What follows belongs to an exercise in optimizing a design on an open flow for small area, a short achievable clock period and few clock cycles; a production flow would make more cautious choices.
In this exercise RTL edits were held to simulation tests only and were not proved equivalent to the original.
Power and IR drop assume default switching activity.

==> flow/run.sh <==
#!/bin/bash
# synth_recipe.tcl (not shown) runs the flow's synth.tcl, then flattens the netlist and writes it again
# the make line also repeats each setting of config.mk as NAME=value (left out here)
make -C /OpenROAD-flow-scripts/flow DESIGN_CONFIG=/design/flow/config.mk WORK_HOME=/design/flow/orfs CLKGATE_MAP_FILE= SYNTH_SCRIPT=/design/flow/synth_recipe.tcl finish
==> flow/config.mk <==
export PLATFORM = sky130hd
export DESIGN_NAME = riscv_core
export DESIGN_NICKNAME = riscv_core
export VERILOG_FILES = /design/flow/design.v
export SDC_FILE = /design/flow/constraint.sdc
export NUM_CORES = 4
export LEC_CHECK = 0
export CAP_MARGIN = 20
export CORE_MARGIN = 2
export CORE_UTILIZATION = 30
export PLACE_DENSITY = 0.35
export SETUP_SLACK_MARGIN = 0.4
export SLEW_MARGIN = 20
==> flow/constraint.sdc <==
create_clock -name core_clock -period 15.0 [get_ports {clk}]
set_input_delay 3.0000 -clock core_clock [delete_from_list [all_inputs] [get_ports {clk}]]
set_output_delay 3.0000 -clock core_clock [all_outputs]
set_load 0.01 [all_outputs]
==> flow/design.v <==
module alu_int (
    input  logic [31:0] a,
    input  logic [31:0] b,
    input  logic [3:0]  alu_op,
    output logic [31:0] result,
    output logic        zero
);
    typedef enum logic [3:0] {
        ALU_ADD  = 4'b0000,
        ALU_SUB  = 4'b1000,
        ALU_SLL  = 4'b0001,
        ALU_SLT  = 4'b0010,
        ALU_SLTU = 4'b0011,
        ALU_XOR  = 4'b0100,
        ALU_SRL  = 4'b0101,
        ALU_SRA  = 4'b1101,
        ALU_OR   = 4'b0110,
        ALU_AND  = 4'b0111
    } alu_op_t;
    always_comb begin
        case (alu_op)
            ALU_ADD:  result = a + b;
            ALU_SUB:  result = a - b;
            ALU_SLL:  result = a << b[4:0];
            ALU_SLT:  result = ($signed(a) < $signed(b)) ? 32'd1 : 32'd0;
            ALU_SLTU: result = (a < b) ? 32'd1 : 32'd0;
            ALU_XOR:  result = a ^ b;
            ALU_SRL:  result = a >> b[4:0];
            ALU_SRA:  result = $signed(a) >>> b[4:0];
            ALU_OR:   result = a | b;
            ALU_AND:  result = a & b;
            default:  result = 32'd0;
        endcase
    end
    assign zero = (result == 32'd0);
endmodule
module reg_file (
    input  logic        clk,
    input  logic        rst_n,
    input  logic [4:0]  rs1_addr,
    input  logic [4:0]  rs2_addr,
    input  logic [4:0]  rd_addr,
    input  logic [31:0] rd_data,
    input  logic        we,
    output logic [31:0] rs1_data,
    output logic [31:0] rs2_data
);
    logic [31:0] regs [31:0];
    assign rs1_data = (rs1_addr == 5'd0) ? 32'd0 : regs[rs1_addr];
    assign rs2_data = (rs2_addr == 5'd0) ? 32'd0 : regs[rs2_addr];
    always_ff @(posedge clk or negedge rst_n) begin
        if (!rst_n) begin
            for (int i = 0; i < 32; i++) begin
                regs[i] <= 32'd0;
            end
        end else if (we && (rd_addr != 5'd0)) begin
            regs[rd_addr] <= rd_data;
        end
    end
endmodule
module decoder (
    input  logic [31:0] instr,
    output logic [6:0]  opcode,
    output logic [4:0]  rd,
    output logic [4:0]  rs1,
    output logic [4:0]  rs2,
    output logic [2:0]  funct3,
    output logic [6:0]  funct7,
    output logic [31:0] imm_i,
    output logic [31:0] imm_s,
    output logic [31:0] imm_b,
    output logic [31:0] imm_u,
    output logic [31:0] imm_j
);
    assign opcode = instr[6:0];
    assign rd     = instr[11:7];
    assign funct3 = instr[14:12];
    assign rs1    = instr[19:15];
    assign rs2    = instr[24:20];
    assign funct7 = instr[31:25];
    assign imm_i = {{20{instr[31]}}, instr[31:20]};
    assign imm_s = {{20{instr[31]}}, instr[31:25], instr[11:7]};
    assign imm_b = {{19{instr[31]}}, instr[31], instr[7], instr[30:25], instr[11:8], 1'b0};
    assign imm_u = {instr[31:12], 12'b0};
    assign imm_j = {{11{instr[31]}}, instr[31], instr[19:12], instr[20], instr[30:21], 1'b0};
endmodule
module control_unit (
    input  logic [6:0]  opcode,
    input  logic [2:0]  funct3,
    input  logic [6:0]  funct7,
    output logic        reg_write,
    output logic        mem_write,
    output logic        mem_read,
    output logic        alu_src,     
    output logic        mem_to_reg,  
    output logic [3:0]  alu_op,
    output logic        branch,
    output logic        jump,
    output logic        jalr,
    output logic        lui,
    output logic        auipc
);
    localparam OP_R_TYPE  = 7'b0110011;
    localparam OP_I_TYPE  = 7'b0010011;
    localparam OP_LOAD    = 7'b0000011;
    localparam OP_STORE   = 7'b0100011;
    localparam OP_BRANCH  = 7'b1100011;
    localparam OP_JAL     = 7'b1101111;
    localparam OP_JALR    = 7'b1100111;
    localparam OP_LUI     = 7'b0110111;
    localparam OP_AUIPC   = 7'b0010111;
    localparam ALU_ADD  = 4'b0000;
    localparam ALU_SUB  = 4'b1000;
    localparam ALU_SLL  = 4'b0001;
    localparam ALU_SLT  = 4'b0010;
    localparam ALU_SLTU = 4'b0011;
    localparam ALU_XOR  = 4'b0100;
    localparam ALU_SRL  = 4'b0101;
    localparam ALU_SRA  = 4'b1101;
    localparam ALU_OR   = 4'b0110;
    localparam ALU_AND  = 4'b0111;
    always_comb begin
        reg_write  = 0;
        mem_write  = 0;
        mem_read   = 0;
        alu_src    = 0;
        mem_to_reg = 0;
        alu_op     = ALU_ADD;
        branch     = 0;
        jump       = 0;
        jalr       = 0;
        lui        = 0;
        auipc      = 0;
        case (opcode)
            OP_R_TYPE: begin
                reg_write = 1;
                case (funct3)
                    3'b000: alu_op = (funct7[5]) ? ALU_SUB : ALU_ADD;
                    3'b001: alu_op = ALU_SLL;
                    3'b010: alu_op = ALU_SLT;
                    3'b011: alu_op = ALU_SLTU;
                    3'b100: alu_op = ALU_XOR;
                    3'b101: alu_op = (funct7[5]) ? ALU_SRA : ALU_SRL;
                    3'b110: alu_op = ALU_OR;
                    3'b111: alu_op = ALU_AND;
                endcase
            end
            OP_I_TYPE: begin
                reg_write = 1;
                alu_src   = 1;
                case (funct3)
                    3'b000: alu_op = ALU_ADD;
                    3'b001: alu_op = ALU_SLL;
                    3'b010: alu_op = ALU_SLT;
                    3'b011: alu_op = ALU_SLTU;
                    3'b100: alu_op = ALU_XOR;
                    3'b101: alu_op = (funct7[5]) ? ALU_SRA : ALU_SRL;
                    3'b110: alu_op = ALU_OR;
                    3'b111: alu_op = ALU_AND;
                endcase
            end
            OP_LOAD: begin
                reg_write  = 1;
                mem_read   = 1;
                alu_src    = 1;
                mem_to_reg = 1;
                alu_op     = ALU_ADD;
            end
            OP_STORE: begin
                mem_write = 1;
                alu_src   = 1;
                alu_op    = ALU_ADD;
            end
            OP_BRANCH: begin
                branch = 1;
                case (funct3)
                    3'b000: alu_op = ALU_SUB;   
                    3'b001: alu_op = ALU_SUB;   
                    3'b100: alu_op = ALU_SLT;   
                    3'b101: alu_op = ALU_SLT;   
                    3'b110: alu_op = ALU_SLTU;  
                    3'b111: alu_op = ALU_SLTU;  
                    default: alu_op = ALU_SUB;
                endcase
            end
            OP_JAL: begin
                jump      = 1;
                reg_write = 1;
            end
            OP_JALR: begin
                jalr      = 1;
                reg_write = 1;
                alu_src   = 1;
                alu_op    = ALU_ADD;
            end
            OP_LUI: begin
                lui       = 1;
                reg_write = 1;
            end
            OP_AUIPC: begin
                auipc     = 1;
                reg_write = 1;
                alu_src   = 1;
            end
        endcase
    end
endmodule
module axi_adapter (
    input  logic        clk,
    input  logic        rst_n,
    input  logic        req_valid,
    input  logic        req_write,  
    input  logic [31:0] req_addr,
    input  logic [31:0] req_wdata,
    input  logic [3:0]  req_wstrb,
    output logic [31:0] resp_rdata,
    output logic        resp_valid,
    output logic        req_ready,
    output logic [31:0] axi_awaddr,
    output logic        axi_awvalid,
    input  logic        axi_awready,
    output logic [31:0] axi_wdata,
    output logic [3:0]  axi_wstrb,
    output logic        axi_wvalid,
    input  logic        axi_wready,
    input  logic [1:0]  axi_bresp,
    input  logic        axi_bvalid,
    output logic        axi_bready,
    output logic [31:0] axi_araddr,
    output logic        axi_arvalid,
    input  logic        axi_arready,
    input  logic [31:0] axi_rdata,
    input  logic [1:0]  axi_rresp,
    input  logic        axi_rvalid,
    output logic        axi_rready
);
    typedef enum logic [2:0] {IDLE, WRITE_ADDR_DATA, WRITE_RESP, READ_ADDR, READ_DATA} state_t;
    state_t state, next_state;
    always_ff @(posedge clk or negedge rst_n) begin
        if (!rst_n) begin
            state <= IDLE;
        end else begin
            state <= next_state;
        end
    end
    always_comb begin
        next_state = state;
        req_ready   = 0;
        resp_valid  = 0;
        axi_awvalid = 0;
        axi_wvalid  = 0;
        axi_bready  = 0;
        axi_arvalid = 0;
        axi_rready  = 0;
        axi_awaddr  = req_addr;
        axi_wdata   = req_wdata;
        axi_wstrb   = req_wstrb;
        axi_araddr  = req_addr;
        case (state)
            IDLE: begin
                req_ready = 1;
                if (req_valid) begin
                    if (req_write) begin
                        next_state = WRITE_ADDR_DATA;
                    end else begin
                        next_state = READ_ADDR;
                    end
                end
            end
            WRITE_ADDR_DATA: begin
                axi_awvalid = 1;
                axi_wvalid  = 1;
                if (axi_awready && axi_wready) begin
                    next_state = WRITE_RESP;
                end
            end
            WRITE_RESP: begin
                axi_bready = 1;
                if (axi_bvalid) begin
                    resp_valid = 1;  
                    next_state = IDLE;
                end
            end
            READ_ADDR: begin
                axi_arvalid = 1;
                if (axi_arready) begin
                    next_state = READ_DATA;
                end
            end
            READ_DATA: begin
                axi_rready = 1;
                if (axi_rvalid) begin
                    resp_valid = 1;
                    next_state = IDLE;
                end
            end
        endcase
    end
    assign resp_rdata = axi_rdata;
endmodule
module fetch_unit (
    input  logic        clk,
    input  logic        rst_n,
    input  logic        branch_taken,
    input  logic [31:0] branch_target,
    output logic [31:0] pc,
    output logic [31:0] instr,
    output logic        instr_valid,
    input  logic        instr_ready,  
    output logic [31:0] axi_araddr,
    output logic        axi_arvalid,
    input  logic        axi_arready,
    input  logic [31:0] axi_rdata,
    input  logic [1:0]  axi_rresp,
    input  logic        axi_rvalid,
    output logic        axi_rready
);
    logic [31:0] current_pc;
    logic [31:0] next_pc;
    logic        pc_write;
    localparam BUFFER_DEPTH = 2;
    logic [31:0] buffer_data [BUFFER_DEPTH-1:0];
    logic [31:0] buffer_pc   [BUFFER_DEPTH-1:0];  
    logic        buffer_valid [BUFFER_DEPTH-1:0];
    logic        buffer_full;
    logic        buffer_empty;
    logic        push;
    logic        pop;
    logic        wr_ptr;
    logic        rd_ptr;
    logic [1:0]  count;
    typedef enum logic [1:0] {IDLE, READ_ADDR, READ_DATA} state_t;
    state_t state, next_state;
    logic [31:0] fetch_addr;
    logic        discard;
    always_ff @(posedge clk or negedge rst_n) begin
        if (!rst_n) begin
            current_pc <= 32'd0;
        end else if (branch_taken) begin
            current_pc <= branch_target;
        end else if (pc_write) begin
            current_pc <= next_pc;
        end
    end
    assign next_pc = current_pc + 4;
    assign buffer_full  = (count == BUFFER_DEPTH);
    assign buffer_empty = (count == 0);
    assign pc_write = (state == IDLE && !branch_taken && !buffer_full);
    always_ff @(posedge clk or negedge rst_n) begin
        if (!rst_n) begin
            state <= IDLE;
        end else begin
            state <= next_state;
        end
    end
    always_ff @(posedge clk or negedge rst_n) begin
        if (!rst_n) begin
            fetch_addr <= 32'd0;
            discard    <= 1'b0;
        end else begin
            if (pc_write) fetch_addr <= current_pc;
            if (state == READ_DATA && axi_rvalid) discard <= 1'b0;
            else if (branch_taken && state != IDLE) discard <= 1'b1;
        end
    end
    always_comb begin
        next_state = state;
        axi_arvalid = 0;
        axi_rready = 0;
        axi_araddr = fetch_addr;
        push = 0;
        case (state)
            IDLE: begin
                if (pc_write) begin
                    next_state = READ_ADDR;
                end
            end
            READ_ADDR: begin
                axi_arvalid = 1;
                if (axi_arready) begin
                    next_state = READ_DATA;
                end
            end
            READ_DATA: begin
                axi_rready = 1;
                if (axi_rvalid) begin
                    push = !discard;
                    next_state = IDLE;
                end
            end
            default: next_state = IDLE;
        endcase
    end
    always_ff @(posedge clk or negedge rst_n) begin
        if (!rst_n) begin
            wr_ptr <= 0;
            rd_ptr <= 0;
            count  <= 0;
            for (int i=0; i<BUFFER_DEPTH; i++) begin
                buffer_valid[i] <= 0;
            end
        end else if (branch_taken) begin
            wr_ptr <= 0;
            rd_ptr <= 0;
            count  <= 0;
            for (int i=0; i<BUFFER_DEPTH; i++) begin
                buffer_valid[i] <= 0;
            end
        end else begin
            if (push && !buffer_full) begin
                buffer_data[wr_ptr] <= axi_rdata;
                buffer_pc[wr_ptr]   <= fetch_addr;  
                buffer_valid[wr_ptr] <= 1;
                wr_ptr <= wr_ptr + 1;  
                if (!pop) count <= count + 1;
            end
            if (pop && !buffer_empty) begin
                buffer_valid[rd_ptr] <= 0;
                rd_ptr <= rd_ptr + 1;
                if (!push) count <= count - 1;
            end
        end
    end
    assign instr_valid = !buffer_empty;
    assign instr       = buffer_data[rd_ptr];
    assign pc          = buffer_pc[rd_ptr];  
    assign pop         = instr_valid && instr_ready;
endmodule
module datapath (
    input  logic        clk,
    input  logic        rst_n,
    input  logic [31:0] instr,
    input  logic [31:0] pc,
    input  logic        reg_write,
    input  logic        mem_to_reg,
    input  logic        alu_src,
    input  logic [3:0]  alu_op,
    input  logic        jalr,
    input  logic        lui,
    input  logic        auipc,
    input  logic [31:0] mem_rdata,
    output logic [31:0] mem_wdata,
    output logic [31:0] alu_result,  
    output logic        zero,
    output logic [31:0] branch_target
);
    logic [6:0]  opcode;
    logic [4:0]  rd;
    logic [4:0]  rs1;
    logic [4:0]  rs2;
    logic [2:0]  funct3;
    logic [6:0]  funct7;
    logic [31:0] imm_i;
    logic [31:0] imm_s;
    logic [31:0] imm_b;
    logic [31:0] imm_u;
    logic [31:0] imm_j;
    logic [31:0] rs1_data;
    logic [31:0] rs2_data;
    logic [31:0] src_a;
    logic [31:0] src_b;
    logic [31:0] alu_out;
    logic [31:0] rd_data;
    logic [31:0] imm_val;
    decoder u_decoder (
        .instr  (instr),
        .opcode (opcode),
        .rd     (rd),
        .rs1    (rs1),
        .rs2    (rs2),
        .funct3 (funct3),
        .funct7 (funct7),
        .imm_i  (imm_i),
        .imm_s  (imm_s),
        .imm_b  (imm_b),
        .imm_u  (imm_u),
        .imm_j  (imm_j)
    );
    reg_file u_reg_file (
        .clk      (clk),
        .rst_n    (rst_n),
        .rs1_addr (rs1),
        .rs2_addr (rs2),
        .rd_addr  (rd),
        .rd_data  (rd_data),
        .we       (reg_write),
        .rs1_data (rs1_data),
        .rs2_data (rs2_data)
    );
    always_comb begin
        case (opcode)
            7'b0010011: imm_val = imm_i;  
            7'b0000011: imm_val = imm_i;  
            7'b0100011: imm_val = imm_s;  
            7'b1100011: imm_val = imm_b;  
            7'b1101111: imm_val = imm_j;  
            7'b1100111: imm_val = imm_i;  
            7'b0110111: imm_val = imm_u;  
            7'b0010111: imm_val = imm_u;  
            default:    imm_val = 32'd0;
        endcase
    end
    assign src_a = (auipc) ? pc : rs1_data;  
    assign src_b = (alu_src) ? imm_val : rs2_data;
    alu_int u_alu (
        .a      (src_a),
        .b      (src_b),
        .alu_op (alu_op),
        .result (alu_out),
        .zero   (zero)
    );
    assign alu_result = alu_out;
    assign mem_wdata  = rs2_data;
    always_comb begin
        if (mem_to_reg) begin
            rd_data = mem_rdata;
        end else if (lui) begin
            rd_data = imm_u;
        end else if (opcode == 7'b1101111 || opcode == 7'b1100111) begin  
            rd_data = pc + 4;
        end else begin
            rd_data = alu_out;
        end
    end
    assign branch_target = (jalr) ? (rs1_data + imm_val) : (pc + imm_val);
endmodule
module riscv_core (
    input  logic        clk,
    input  logic        rst_n,
    output logic [31:0] instr_awaddr,
    output logic        instr_awvalid,
    input  logic        instr_awready,
    output logic [31:0] instr_wdata,
    output logic [3:0]  instr_wstrb,
    output logic        instr_wvalid,
    input  logic        instr_wready,
    input  logic [1:0]  instr_bresp,
    input  logic        instr_bvalid,
    output logic        instr_bready,
    output logic [31:0] instr_araddr,
    output logic        instr_arvalid,
    input  logic        instr_arready,
    input  logic [31:0] instr_rdata,
    input  logic [1:0]  instr_rresp,
    input  logic        instr_rvalid,
    output logic        instr_rready,
    output logic [31:0] data_awaddr,
    output logic        data_awvalid,
    input  logic        data_awready,
    output logic [31:0] data_wdata,
    output logic [3:0]  data_wstrb,
    output logic        data_wvalid,
    input  logic        data_wready,
    input  logic [1:0]  data_bresp,
    input  logic        data_bvalid,
    output logic        data_bready,
    output logic [31:0] data_araddr,
    output logic        data_arvalid,
    input  logic        data_arready,
    input  logic [31:0] data_rdata,
    input  logic [1:0]  data_rresp,
    input  logic        data_rvalid,
    output logic        data_rready
);
    logic [31:0] instr;
    logic [31:0] pc;
    logic        instr_valid;
    logic        instr_ready;
    logic        reg_write;
    logic        mem_write;
    logic        mem_read;
    logic        alu_src;
    logic        mem_to_reg;
    logic [3:0]  alu_op;
    logic        branch;
    logic        jump;
    logic        jalr;
    logic        lui;
    logic        auipc;
    logic        zero;
    logic [31:0] branch_target;
    logic        branch_taken;
    logic [31:0] alu_result;
    logic [31:0] mem_wdata;
    logic [31:0] mem_rdata;
    logic        mem_req_valid;
    logic        mem_req_ready;
    logic        mem_resp_valid;
    logic [6:0]  opcode;
    logic [2:0]  funct3;
    logic [6:0]  funct7;
    assign opcode = instr[6:0];
    assign funct3 = instr[14:12];
    assign funct7 = instr[31:25];
    logic branch_condition_met;
    always_comb begin
        case (funct3)
            3'b000: branch_condition_met = zero;           
            3'b001: branch_condition_met = !zero;          
            3'b100: branch_condition_met = !zero;          
            3'b101: branch_condition_met = zero;           
            3'b110: branch_condition_met = !zero;          
            3'b111: branch_condition_met = zero;           
            default: branch_condition_met = 0;
        endcase
    end
    assign branch_taken = instr_valid && ((branch && branch_condition_met) || jump || jalr);
    fetch_unit u_fetch_unit (
        .clk           (clk),
        .rst_n         (rst_n),
        .branch_taken  (branch_taken),
        .branch_target (branch_target),
        .pc            (pc),
        .instr         (instr),
        .instr_valid   (instr_valid),
        .instr_ready   (instr_ready),
        .axi_araddr    (instr_araddr),
        .axi_arvalid   (instr_arvalid),
        .axi_arready   (instr_arready),
        .axi_rdata     (instr_rdata),
        .axi_rresp     (instr_rresp),
        .axi_rvalid    (instr_rvalid),
        .axi_rready    (instr_rready)
    );
    assign instr_awaddr  = 0;
    assign instr_awvalid = 0;
    assign instr_wdata   = 0;
    assign instr_wstrb   = 0;
    assign instr_wvalid  = 0;
    assign instr_bready  = 0;
    control_unit u_control_unit (
        .opcode     (opcode),
        .funct3     (funct3),
        .funct7     (funct7),
        .reg_write  (reg_write),
        .mem_write  (mem_write),
        .mem_read   (mem_read),
        .alu_src    (alu_src),
        .mem_to_reg (mem_to_reg),
        .alu_op     (alu_op),
        .branch     (branch),
        .jump       (jump),
        .jalr       (jalr),
        .lui        (lui),
        .auipc      (auipc)
    );
    datapath u_datapath (
        .clk           (clk),
        .rst_n         (rst_n),
        .instr         (instr),
        .pc            (pc),
        .reg_write     (reg_write && instr_valid && instr_ready),  
        .mem_to_reg    (mem_to_reg),
        .alu_src       (alu_src),
        .alu_op        (alu_op),
        .jalr          (jalr),
        .lui           (lui),
        .auipc         (auipc),
        .mem_rdata     (mem_rdata),
        .mem_wdata     (mem_wdata),
        .alu_result    (alu_result),
        .zero          (zero),
        .branch_target (branch_target)
    );
    assign mem_req_valid = (mem_write || mem_read) && instr_valid;
    assign instr_ready = mem_req_valid ? mem_resp_valid : 1'b1;
    axi_adapter u_data_adapter (
        .clk         (clk),
        .rst_n       (rst_n),
        .req_valid   (mem_req_valid),
        .req_write   (mem_write),
        .req_addr    (alu_result),
        .req_wdata   (mem_wdata),
        .req_wstrb   (4'b1111),  
        .resp_rdata  (mem_rdata),
        .resp_valid  (mem_resp_valid),
        .req_ready   (mem_req_ready),
        .axi_awaddr  (data_awaddr),
        .axi_awvalid (data_awvalid),
        .axi_awready (data_awready),
        .axi_wdata   (data_wdata),
        .axi_wstrb   (data_wstrb),
        .axi_wvalid  (data_wvalid),
        .axi_wready  (data_wready),
        .axi_bresp   (data_bresp),
        .axi_bvalid  (data_bvalid),
        .axi_bready  (data_bready),
        .axi_araddr  (data_araddr),
        .axi_arvalid (data_arvalid),
        .axi_arready (data_arready),
        .axi_rdata   (data_rdata),
        .axi_rresp   (data_rresp),
        .axi_rvalid  (data_rvalid),
        .axi_rready  (data_rready)
    );
endmodule
==> flow_summary.ini <==
[grt]
grt_pass1_wl_um = 726000
grt_start_max_net_pins = 161
antenna_found_initial = 56

[sta]
finalHoldViolCount = 0
tightest_slew_ns = 1.29
final-max-slew-violation-count = 0
finalClockSkew_ns = 0.0797
slew_headroom_pct = 13.7
period_minus_slack_ns = 14.35
min_period_over_period_pct = 95.7
timing.fmax_mhz = 69.7

[placed_design]
post-place-cells = 12000
place_area_sq_um = 82400
io_buffer_count = 207
dp_hpwl_um = 378000
routabilityCongestion = 0.990

[pwr]
max-vdd-ir-drop_mv = 0.189
seqPwrFrac_pct = 26.9
p_per_area_nw_per_um2 = 214
p_leak_nw = 36.3
p_int_mw = 9.15
clockPowerShare_pct = 21.2

[route]
drcViolationCount = 0
via_count = 83400
drtAntennaViolNets = 0
dr.pass1.iters = 8

[die]
ios = 294
die_h_um = 505
rows = 183

[critical_path]
worstReg2RegEnd = u_fetch_unit.buffer_data[0][11]$_DFFE_PP_
crit_path_start_kind = flip-flop
path_max_fanout = 45
r2r_slack_ns = 2.12
cp_data_required_time_ns = 12.00
rr_worst_depth = 32
worstPathArrival_ns = 11.35
path_class = reg2out
timing.rr.start = u_fetch_unit.rd_ptr$_DFFE_PN0P_

[logic_synthesis]
synth_common_cells = 1311 x nor2_1, 1283 x a21oi_1, 1066 x dfrtp_1
synthTopCellsByArea = dfrtp_1 35%, a21oi_1 8.5%, nor2_1 6.5%, edfxtp_1 5.1%, a22oi_1 3.3%
synth_edf_count = 128
synth-seq-cells = 1194
synth_top_area_cell = dfrtp_1
synth-main-ff-cell = dfrtp_1
async_flop_share_pct = 89.3
synth.distinct_cells = 120
syn_area_sq_um = 75200

[flow_run]
cap_violations = 0

[outcome]
status = timing/DRC/antenna clean

[cts]
cts_buffers = 152
clockBufferDepth = 3
postCtsSetupBuffers = 0
cts_hold_buffers = 0
cts_tree = yes
cts_sinks = 1194
cts_root_buf = clkbuf_16

[min_path]
whs_path_depth = 0
hp-start = u_fetch_unit.fetch_addr[11]$_DFFE_PN0P_
hold_end = u_fetch_unit.buffer_pc[1][11]$_DFFE_PP_
hp-class = reg2reg

[cells_and_area]
fin_nets = 9045
stdcell_area_sq_um = 87900
Testbench counts, summed over its fixed seeds: cycles 230,462.
==> worst max path at each step <==
| stage | from | to | slack (ns) |
|---|---|---|---|
| floorplan | u_fetch_unit.rd_ptr$_DFFE_PN0P_ | u_fetch_unit.buffer_data[0][0]$_DFFE_PP_ | 2.77 |
| global placement | u_fetch_unit.rd_ptr$_DFFE_PN0P_ | data_awaddr[30] | 1.35 |
| detailed placement | u_fetch_unit.rd_ptr$_DFFE_PN0P_ | data_awaddr[31] | 2.06 |
| CTS | u_fetch_unit.rd_ptr$_DFFE_PN0P_ | data_awaddr[31] | 1.08 |
| global route | u_fetch_unit.rd_ptr$_DFFE_PN0P_ | data_awaddr[31] | 0.55 |
| finish | u_fetch_unit.rd_ptr$_DFFE_PN0P_ | data_awaddr[31] | 0.65 |
==> layout make-up <==
| class | instances | area, sq um |
|---|---|---|
| Sequential cell | 1194 | 30500 |
| Inverter | 141 | 531 |
| Antenna cell | 39 | 97.6 |
| Clock inverter | 47 | 729 |
| Fill cell | 26100 | 161000 |
| Tap cell | 3330 | 4170 |
| Timing Repair Buffer | 661 | 5700 |
| Clock buffer | 230 | 4610 |
| Multi-Input combinational cell | 6674 | 41600 |
==> layout by cell type, fill, tap and decap left out, drive strengths merged, types with 40 or more instances in the layout <==
cell type,count
nor2,1316
a21oi,1283
dfrtp,1066
o21ai,494
nand2,460
buf,455
a22oi,330
nand3,273
clkbuf,230
clkdlybuf4s50,206
a22o,196
inv,145
mux2i,136
ha,134
edfxtp,128
nor3,119
o211ai,118
a221oi,114
nand4,113
o22ai,111
mux2,108
and3,101
a221o,85
a211oi,78
conb,75
a2111oi,59
nor2b,52
xnor2,49
a222oi,47
nor4b,46
o221ai,43
or2,43
a31oi,40
==> power groups by stage <==
stage	Combinational (mW)	Sequential, mW	Clock [mW]
2_1_floorplan	4.93	4.66	0
3_3_place_gp	9.34	5.06	0
3_5_place_dp	9.36	5.07	0
4_1_cts	9.39	5.02	4.03
5_1_grt	10.0	5.14	4.16
6_report	9.80	5.07	3.99
==> per-stage QoR <==
step	total power, mW	utilization [%]	setup slack, ns	hold WS (ns)
2_1_floorplan	9.59	-	2.77	0.488
3_5_place_dp	14.4	33.1	2.06	0.506
4_1_cts	18.4	35.2	1.08	0.522
5_1_grt	19.3	35.3	0.551	0.546
3_3_place_gp	14.4	33.0	1.35	0.501
6_report	18.9	35.3	0.646	0.524
==> flip-flops by register name (all words and copies together) (netlist names) <==
name	cells
u_data_adapter.state	3
u_datapath.u_reg_file.regs	992
u_fetch_unit.buffer_data	64
u_fetch_unit.buffer_pc	64
u_fetch_unit.count	2
u_fetch_unit.current_pc	32
u_fetch_unit.discard	1
u_fetch_unit.fetch_addr	32
u_fetch_unit.rd_ptr	1
u_fetch_unit.state	2
u_fetch_unit.wr_ptr	1
==> critical path, cell delays in order, from the launching register on <==
cell	delay, ns
dfrtp_4	0.74
buf_4	0.54
or3_1	0.59
and2_1	0.49
nor2_4	0.21
a22o_1	0.22
a221o_1	0.26
nor4_1	0.69
a22oi_1	0.47
nand2_1	0.17
a21boi_0	0.66
ha_1	0.44
o21ai_0	0.12
a21oi_1	0.12
a311oi_1	0.68
a211oi_1	0.27
o41ai_1	0.35
buf_4	0.20
o221ai_1	0.19
a221oi_1	0.70
nor2_1	0.07
o21ai_0	0.53
a311oi_1	0.23
a2111oi_0	0.46
a211o_1	0.36
clkdlybuf4s50_1	0.61
==> logic make-up after synthesis <==
logic type	after synthesis	share of synthesized area, %
other	2	0.00998
XOR/XNOR	83	0.966
flip-flops	1194	40.6
multiplexers	244	3.47
AO/OA/AOI/OAI	3349	29.2
buffers and inverters	1044	6.21
AND/OR/NAND/NOR	2786	17.3
adder cells (fa/ha/maj)	137	2.31
==> metal layers <==
metal | part of all wire (%) | GRT usage, % | vias up
met3 | 11 | 11.8 | 1378
met4 | 6.5 | 22.9 | 27
li1 | - | - | 32800
met2 | 40 | 57.5 | 6441
met1 | 42 | 58.1 | 42700
met5 | 0.077 | 0.638 | -
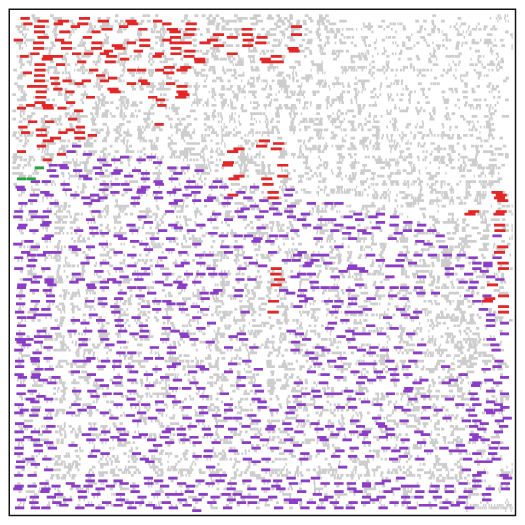
(images/blocks.png)
(1 px per um) Other cells in grey.
- `u_fetch_unit`: red (placed flops 199)
- `u_data_adapter`: green (placed flops 3)
- `u_datapath`: purple (placed flops 992)
Die ar.: 255000 sq um
Post-Layout Cell Count: 12300
fin util: 35.3%

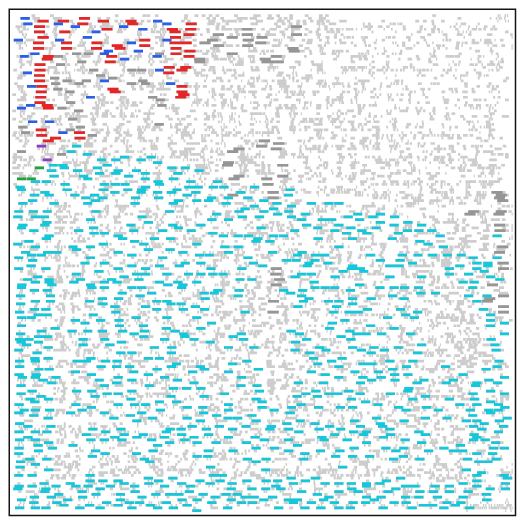
(images/ff_map.png)
(1 px per um) Other sequential cells in the stronger grey, the rest of the logic in the fainter grey.
- `u_data_adapter.state`: green (placed flops 3)
- `u_fetch_unit.buffer_pc`: red (placed flops 64; where upper left)
- `u_fetch_unit.count`: purple (placed flops 2)
- `u_fetch_unit.fetch_addr`: blue (placed flops 32; where upper left)
- `u_datapath.u_reg_file.regs`: cyan (placed flops 992)
- not coloured: 101
seq pwr: 5.07 mW
fraction of area in registers: 34.7%

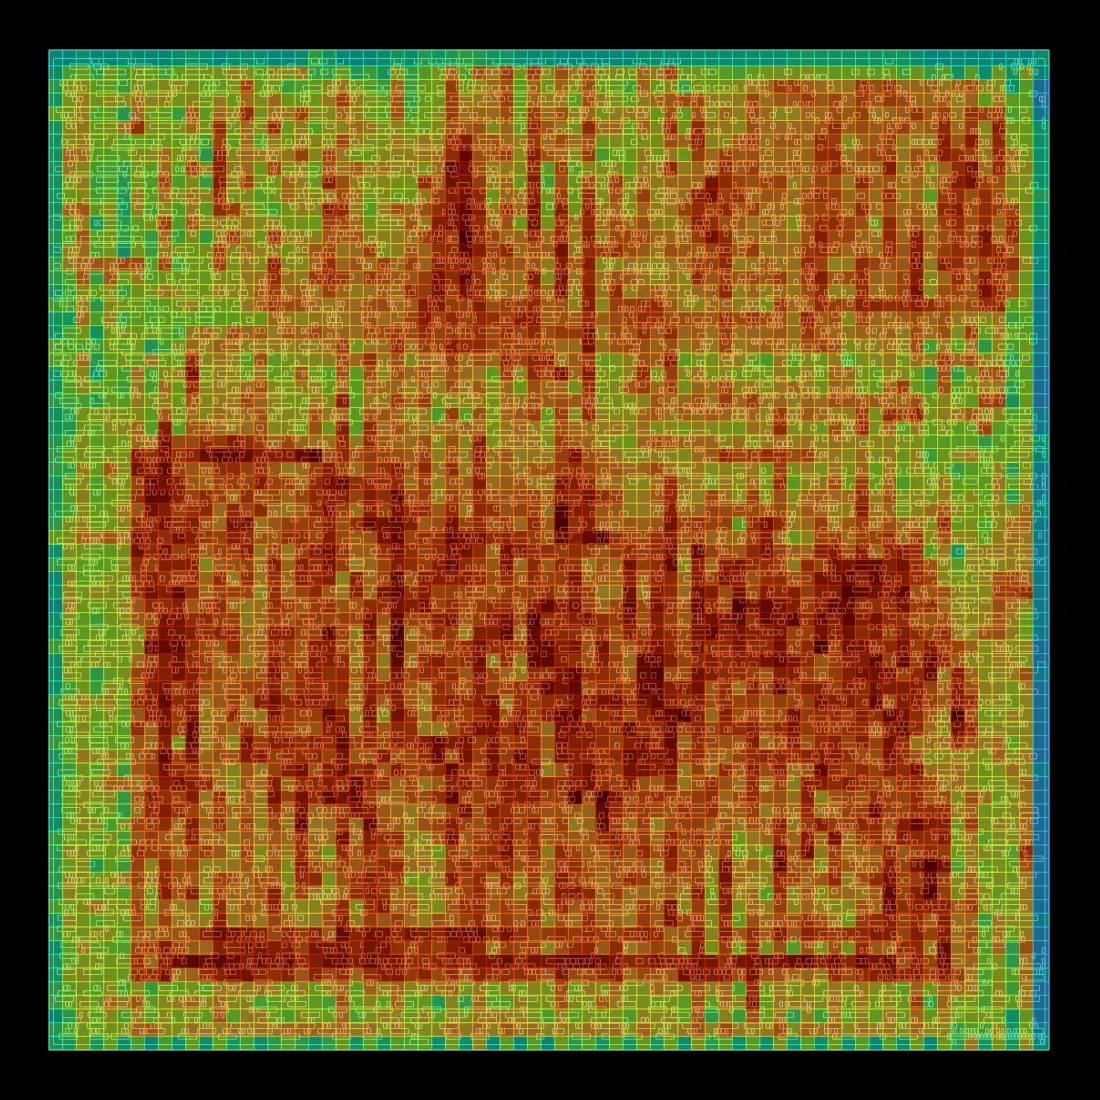
(images/congestion_map.png)
wire length per cell: 45.0 um
busiest metal layer after global routing: met1
met1 GRT Util: 58.1%
M2 GR Usage: 57.5%
GRT Total Usage: 41.7%

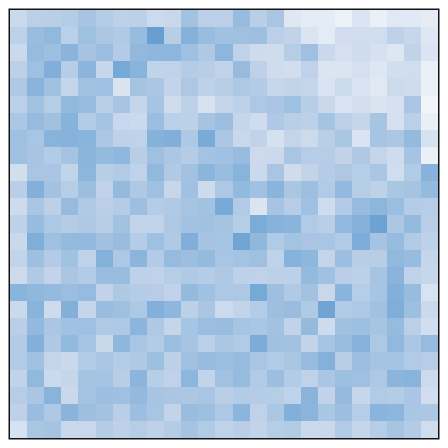
(images/util_map.png)
The die is cut into 25 by 25 equal tiles; white is low, dark blue is high, 0 to 100% covered.
- fullest tile: 55%
- mean over tiles: 33%
- emptiest ninth of the die: upper right
Core Footprint: 249000 sq um
Initial Util: 30.2%

==> separate check: timing with driven ports <==
The results above use ideal ports. As a check the final layout listed here was re-extracted and re-timed, cells and wires unchanged.
Step 1 assumes that a clkbuf_16 drives the clock port and a buf_2 every other input.
Step 2 moves the port delays by t, midway between the first and last clock arrival at a register: inputs arrive t later, outputs are due t later. That takes back most of the time a late clock gives input paths.
Slacks: no drivers / after step 1 / after step 2; pairs: no drivers / after step 1.
t, ns: 0.916
slack for setup (ns): 0.646 / 0.548 / 1.464
worst setup path after step 2: register to output
latest minus earliest clock arrival (ns): 0.080 / 0.080
After both steps setup and hold are still met in this run. The setup slack of this run moves by -0.098 ns with the drivers and by +0.818 ns with both steps.
